Background: an optimization exercise with open tools, aiming at small area, a short achievable clock period and few clock cycles. Do not read the settings as production practice.
In this exercise RTL edits were held to simulation tests only and were not proved equivalent to the original.

===== flow/config.mk =====
export PLATFORM = sky130hd
export DESIGN_NAME = cpu
export DESIGN_NICKNAME = cpu
export VERILOG_FILES = /design/flow/design.v
export SDC_FILE = /design/flow/constraint.sdc
export NUM_CORES = 4
export LEC_CHECK = 0
export CAP_MARGIN = 20
export CORE_MARGIN = 2
export CORE_UTILIZATION = 40
export SLEW_MARGIN = 20

===== flow/constraint.sdc =====
create_clock -name core_clock -period 6.0 [get_ports {clk}]
set_input_delay 1.2000 -clock core_clock [delete_from_list [all_inputs] [get_ports {clk}]]
set_output_delay 1.2000 -clock core_clock [all_outputs]
set_load 0.01 [all_outputs]

===== flow/design.v =====
module program_counter (
  input wire clk,
  input wire [7:0] in,
  input wire jump,
  input wire up,
  input wire rst,
  output reg [7:0] PC_next
);
  always @(posedge clk) begin
  if(!rst)
  begin
	if (jump & ~up)
		PC_next <= in;
	else if(up & ~jump)
		PC_next <= PC_next + 1;
	else
		PC_next <= PC_next;
  end
  else
  begin
	PC_next <= 0;
  end
  end
endmodule
module instruction_register (
  input wire [23:0] in,
  input wire clk,
  input wire enable,
  output reg [23:0] instruction
);
  always @(posedge clk) 
  begin
	if (enable)
		instruction <= in;
  end
endmodule
module cpu_registers(
  input wire clk,
  input wire rst,
  input wire [7:0] data_in,
  input wire [3:0] rs,
  input wire [3:0] rt,
  input wire [3:0] rd,
  input wire enable_write,
  input wire output_enable,
  output wire [7:0] reg_a,
  output wire [7:0] reg_b,
  output reg [7:0]data_out
);
  reg [7:0] registers[0:15];
  always @ (posedge clk) begin
  if(!rst)
  begin
    if (enable_write & ~output_enable)
      registers[rd] = data_in;
		else
		begin
		data_out = registers[rd];
		end
  end else
  begin
  		registers[0] = 8'b0;
		registers[1] = 8'b0;
		registers[2] = 8'b0;
		registers[3] = 8'b0;
		registers[4] = 8'b0;
		registers[5] = 8'b0;
		registers[6] = 8'b0;
		registers[7] = 8'b0;
		registers[8] = 8'b0;
		registers[9] = 8'b0;
		registers[10] = 8'b0;
		registers[11] = 8'b0;
		registers[12] = 8'b0;
		registers[13] = 8'b0;
		registers[14] = 8'b0;
		registers[15] = 8'b0;
  end
  end
  assign reg_a = registers[rs];
  assign reg_b = registers[rt];
endmodule
module alu  (
  input wire rst,
  input wire enable_alu,
  input wire clk,
  input wire [3:0] opcode,
  input wire [7:0] in_a,
  input wire [7:0] in_b,
  input wire [7:0] shamp,
  output reg [7:0] alu_out,
  output reg flag_zero,
  output reg flag_carry
);
  localparam [3:0] ALU_ADD = 4'b0000,
						ALU_ADC = 4'b0001,
						ALU_SUB = 4'b0010,
						ALU_ADDI = 4'b0011,
						ALU_SUBI = 4'b0100,
						ALU_AND = 4'b0101,
						ALU_OR = 4'b0110,
						ALU_XOR = 4'b0111,
						ALU_SHIFT_RIGHT = 4'b1000,
						ALU_SHIFT_LEFT = 4'b1001;
  always @(posedge clk) begin
    if (rst) begin
      flag_carry = 1'b0;
    end else if (enable_alu) begin
      case (opcode)
        ALU_ADD: {flag_carry, alu_out} = in_a + in_b;
        ALU_ADC: {flag_carry, alu_out} = in_a + in_b + flag_carry;
        ALU_SUB: {flag_carry, alu_out} = in_a - in_b;
        ALU_ADDI: {flag_carry, alu_out} = in_a + shamp;
        ALU_SUBI: {flag_carry, alu_out} = in_a - shamp;
        ALU_AND: alu_out = in_a & in_b;
        ALU_OR:  alu_out = in_a | in_b;
        ALU_XOR: alu_out = in_a ^ in_b;
		  ALU_SHIFT_RIGHT: alu_out = in_a >> shamp;
		  ALU_SHIFT_LEFT: alu_out = in_a << shamp;
        default:  alu_out = 8'b0;
      endcase
      flag_zero = (alu_out == 0) ? 1 : 0;
    end
  end
endmodule
module control_cpu(
	input clk,rst,
	input [3:0]opcode,
	output reg [3:0]state,
	output reg allow_up
);
localparam [3:0]	IDLE = 4'd0,
						STATE_PC = 4'd1,
						STATE_RAM = 4'd2,
						STATE_IR = 4'd3,
						STATE_BUFFER = 4'd4,
						STATE_REGISTER_IN = 4'd5,
						STATE_ALU = 4'd6,
						STATE_ALU_OUT = 4'd7,
						STATE_REGISTER_OUT = 4'd8,
						STATE_ROM = 4'd9,
						STATE_JUMP = 4'd10;
parameter JUMP = 4'b1111;
always @(posedge clk)
begin
	if(rst)
	begin
		state <= IDLE;
		allow_up <= 0;
	end else
	case(state)
		IDLE:
			begin
				state <= STATE_PC;
			end
		STATE_PC:
			begin
				state <= STATE_RAM;
			end
		STATE_RAM:
			begin
				allow_up <= 0;
				state <= STATE_IR;
			end
		STATE_IR:
		begin
			state <= STATE_BUFFER;
		end
		STATE_BUFFER:
		begin
			if(opcode == JUMP)
			begin
				state <= STATE_JUMP;
			end
			else begin
				state <= STATE_REGISTER_IN;
			end
		end
		STATE_REGISTER_IN:
			begin
				state <= STATE_ALU;
			end
		STATE_ALU:
			begin
				state <= STATE_ALU_OUT;
			end
		STATE_ALU_OUT:
			begin
				allow_up <= 1;
				state <= STATE_REGISTER_OUT;
			end
		STATE_REGISTER_OUT:
		begin
			state <= STATE_ROM;
		end
		STATE_ROM:
		begin
			state <= STATE_PC;
		end
		STATE_JUMP:
		begin
			state <= STATE_RAM;
		end
		default: state <= IDLE;
	endcase
end
endmodule
module cpu(
  input clk,
  input rst,
  output [7:0] imem_addr,
  output imem_en,
  input [23:0] imem_rdata,
  output res_valid,
  output [3:0] res_addr,
  output [7:0] res_data
);
localparam [3:0]	IDLE = 4'd0,
						STATE_PC = 4'd1,
						STATE_RAM = 4'd2,
						STATE_IR = 4'd3,
						STATE_BUFFER = 4'd4,
						STATE_REGISTER_IN = 4'd5,
						STATE_ALU = 4'd6,
						STATE_ALU_OUT = 4'd7,
						STATE_REGISTER_OUT = 4'd8,
						STATE_ROM = 4'd9,
						STATE_JUMP = 4'd10;
wire jump;
wire up;
wire [7:0]shamp;
wire [7:0]PC_next;
program_counter cnt(
	.clk(clk),
	.in(shamp),
	.jump(jump),
	.rst(rst),
	.up(up),
	.PC_next(PC_next)
);
wire er;
wire [23:0]data_out_ram;
assign imem_addr = PC_next;
assign imem_en = er;
assign data_out_ram = imem_rdata;
wire enable;
wire [23:0]regi_out;
instruction_register IR(
	.in(data_out_ram),
	.clk(clk),
	.enable(enable),
	.instruction(regi_out)
);
wire enable_write;
wire output_enable;
wire [7:0]data_in;
wire [7:0]reg_a;
wire [7:0]reg_b;
wire [3:0]opcode;
wire [3:0]rs;
wire [3:0]rt;
wire [3:0]rd;
wire [7:0]data_out;
cpu_registers cpu_r(
	.clk(clk),
	.rst(rst),
	.data_in(data_in),
	.rs(rs),
	.rt(rt),
	.rd(rd),
	.enable_write(enable_write),
	.output_enable(output_enable),
	.reg_a(reg_a),
	.reg_b(reg_b),
	.data_out(data_out)
);
wire eo;
assign res_valid = (state == STATE_ROM)?1:0;
assign res_addr = rd;
assign res_data = data_out;
wire enable_alu;
wire flag_carry;
wire flag_zero;
wire [7:0]alu_out;
alu alu1(
	.rst(rst),
	.enable_alu(enable_alu),
	.clk(clk),
	.opcode(opcode),
	.in_a(reg_a),
	.in_b(reg_b),
	.shamp(shamp),
	.alu_out(alu_out),
	.flag_zero(flag_zero),
	.flag_carry(flag_carry)
);
wire [23:0]instruction;
wire [3:0]state;
wire allow_jump;
wire allow_up;
assign data_in =  alu_out;
assign instruction =  regi_out;
assign opcode = instruction[23:20];
assign rs = instruction[19:16];
assign rt = instruction[15:12];
assign rd = instruction[11:8];
assign shamp =  instruction[7:0];
assign allow_jump = (opcode == 4'b1111)?1:0;
assign jump = (state == STATE_BUFFER & allow_jump)?1:0;
assign up = (state == STATE_PC & allow_up)?1:0;
assign er = (state == STATE_RAM)?1:0; 
assign enable = (state == STATE_IR)?1:0;
assign output_enable = (state == STATE_REGISTER_OUT)?1:0;
assign enable_alu = (state == STATE_ALU)?1:0;
assign enable_write = (state == STATE_ALU_OUT)?1:0;
assign eo = (state == STATE_REGISTER_OUT | state == STATE_ROM)?1:0;
control_cpu control_path(
	.clk(clk),
	.rst(rst),
	.opcode(opcode),
	.state(state),
	.allow_up(allow_up)
);
endmodule

===== flow/run.sh =====
#!/bin/bash
# synth_recipe.tcl (not shown) runs the flow's synth.tcl, then flattens the netlist and writes it again
# the make line also repeats each setting of config.mk as NAME=value (left out here)
make -C /OpenROAD-flow-scripts/flow DESIGN_CONFIG=/design/flow/config.mk WORK_HOME=/design/flow/orfs CLKGATE_MAP_FILE= SYNTH_SCRIPT=/design/flow/synth_recipe.tcl finish

### Metal 3

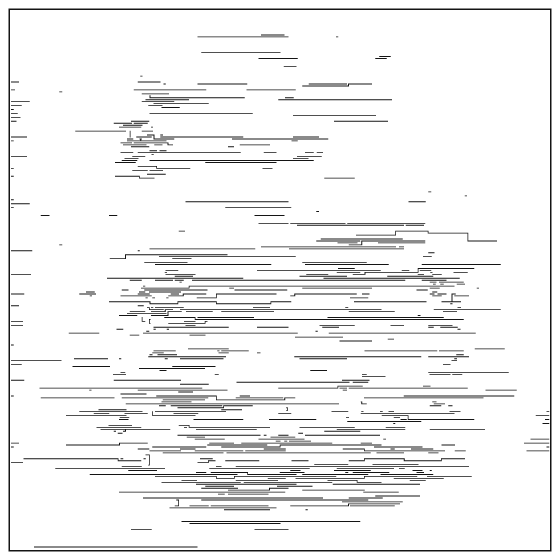
longest straight run: 92.9 um
wire length on this layer: 6440 um
share of all routed wire: 11%
main direction: horizontal
nets with wire on the layer: 269

### Selected gate families

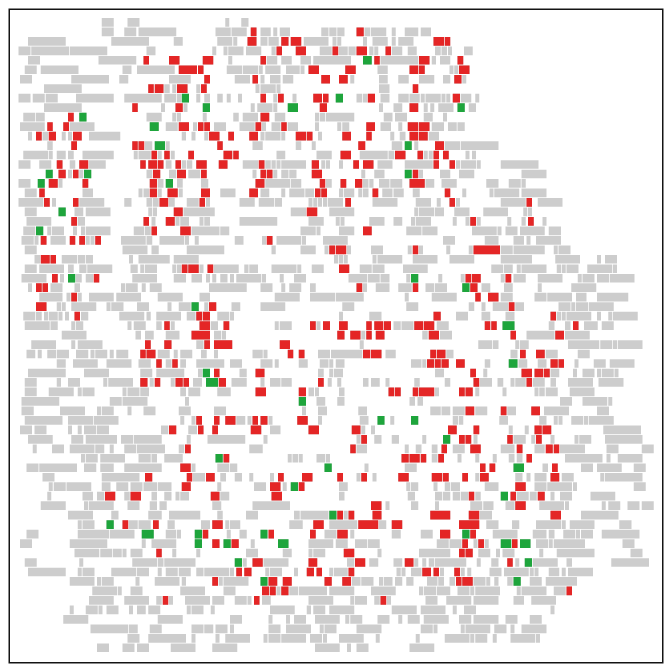
| family | colour | cells | most used |
|---|---|---|---|
| and/or cells | green | 49 | and3_1 |
| aoi and oai cells | red | 368 | a21oi_1 |
Non-Filler Instances: 2066
multi-input gate share of the layout cell area: 58.1%
most common cell after layout, fill and taps aside: nor2_1

==> flow_metrics.env <==
export IMPL_synthSimpleGateAreaFrac_pct=20.3
export IMPL_slew_viol_final=0
export IMPL_slowest_stage="nor2b_1"
export IMPL_yosysTopAreaCellShare_pct=21.2
export IMPL_crit_required_ns=6.20
export IMPL_crit_chain="buf_4, nor2b_1, nand2_1, nor4b_2, a21oi_2, ha_1, a211o_1, and2_1, a311oi_1, nand3b_1, xnor2_1, nor2_1, a211oi_1, o21ai_1"
export IMPL_synthAdderAreaFrac_pct=4.89
export IMPL_clock_latency_ns=0.48
export IMPL_path_class="flip-flop to flip-flop"
export IMPL_synth_distinct_cells=93
export IMPL_status="complete, no violations"
export IMPL_fin_crit_ns=5.14
export IMPL_startpoint="IR.instruction[17]"
export IMPL_cts_root_buf="clkbuf_16"
export IMPL_cts_tree="yes"
export IMPL_dr_total_vias=13400
export IMPL_antenna_left=0
export IMPL_grt_max_degree=70
export IMPL_power_leakage_uw=0.00524
export IMPL_synth_largest_area_cell="dfxtp_1"
export IMPL_synth_edf_count=40
export IMPL_p_per_area_nw_per_um2=181
export IMPL_place_area_um2=14200
export IMPL_finalWirelength_um=57000
export IMPL_die_y_um=187
export IMPL_first_iter_violations=2442
export IMPL_worst_r2r_endpoint="alu1.alu_out[6]"
export IMPL_async_reset_ff_share_pct=0
export IMPL_synthXorXnorAreaFrac_pct=1.70
export IMPL_total_power_uw=2670
export IMPL_fin_ws_ns=0.856
Testbench counts, summed over its fixed seeds: cycles 120,276.
[registers in the layout, indices dropped and copies added (netlist names)]
name and cells:
IR.instruction 24, alu1.alu_out 8, alu1.flag_carry 1, cnt.PC_next 8, control_path.allow_up 1, control_path.state 4
cpu_r.data_out 8, cpu_r.registers 128
[layout by cell type, fill, tap and decap left out, types with 21 or more instances in the layout]
cell type / instances
nor2_1: 222
mux2i_1: 156
dfxtp_1: 142
a21oi_1: 118
nand2_1: 105
o21ai_0: 66
inv_1: 58
nand3_1: 52
ha_1: 46
clkdlybuf4s50_1: 46
buf_4: 41
edfxtp_1: 40
nor3_1: 36
a31oi_1: 27
a22oi_1: 26
nor2b_1: 25
and3_1: 21
[per-layer routing]
metal / routed length, um / vias to the layer above / share of wire, % / GRT usage (%)
met4: 2490 / 0 / 4.4 / 13.7
met5: 0 / - / 0 / 0
met1: 24600 / 6498 / 43 / 46.4
li1: - / 5903 / - / -
met2: 23500 / 874 / 41 / 45.7
met3: 6440 / 158 / 11 / 8.11
[tightest hold or removal path: stages (launching register included)]
cell and delay, ns:
dfxtp_1 0.32, nand2b_1 0.07, a21oi_1 0.06
[cell usage after synthesis (all sizes together) (36+ instances only)]
cell    number
a21oi      121
buf         42
clkbuf      80
dfxtp      142
edfxtp      40
ha          46
inv         61
mux2i      157
nand2      105
nand3       52
nor2       234
nor3        36
o21ai       72
[final cells by class]
| cell class | instances | area, um^2 | area share [%] |
|---|---|---|---|
| clock buffer | 18 | 439 | 2.98 |
| tap | 448 | 561 | 3.80 |
| multi-input combinational | 1255 | 8580 | 58.1 |
| clock inverter | 14 | 134 | 0.907 |
| inverter | 62 | 233 | 1.58 |
| timing repair buffer | 87 | 768 | 5.21 |
| sequential | 182 | 4040 | 27.4 |
[worst min-delay path by stage]
stage	from	endpoint	slack (ns)	cells past startpoint
final	control_path.allow_up	control_path.allow_up	0.48	2
after global routing	control_path.allow_up	control_path.allow_up	0.52	2
after CTS	control_path.allow_up	control_path.allow_up	0.48	2
after detailed placement	control_path.allow_up	control_path.allow_up	0.47	2
after global placement	control_path.allow_up	control_path.allow_up	0.46	2
after floorplan	control_path.allow_up	control_path.allow_up	0.45	2
[power by group through the flow]
stage	sequential [uW]	combinational, uW	clock (uW)
final	1280	252	1140
after CTS	1280	243	1160
after global placement	1300	242	0
after global routing	1280	268	1200
after floorplan	1290	164	0
after detailed placement	1300	242	0

-- afterwards: timing with drivers on the ports --
No port has a modelled driver above. Below, the same layout with a new extraction and two added sets of constraints. Step 1, drivers: a clkbuf_16 drives clk and a buf_2 each remaining input, both assumed. Step 2 adds t to the input delays and takes it off the output delays; t is the mean of the earliest and latest rising clock arrival at the registers after step 1. Input paths then give back, and output paths get back, about the clock's delay inside the block. Three values: ideal, step 1, step 2; two values: the first two.
t (ns): 0.519
setup slack, ns: 0.856 / 0.856 / 0.856
worst setup path at the end: register to register
slew at the worst register clock pin (ns): 0.08 / 0.08
pins driven straight from the clock port: 1
After both steps setup and hold are still met in this run. For this run, drivers alone change the setup slack by 0.000 ns; drivers and shift together by 0.000 ns.
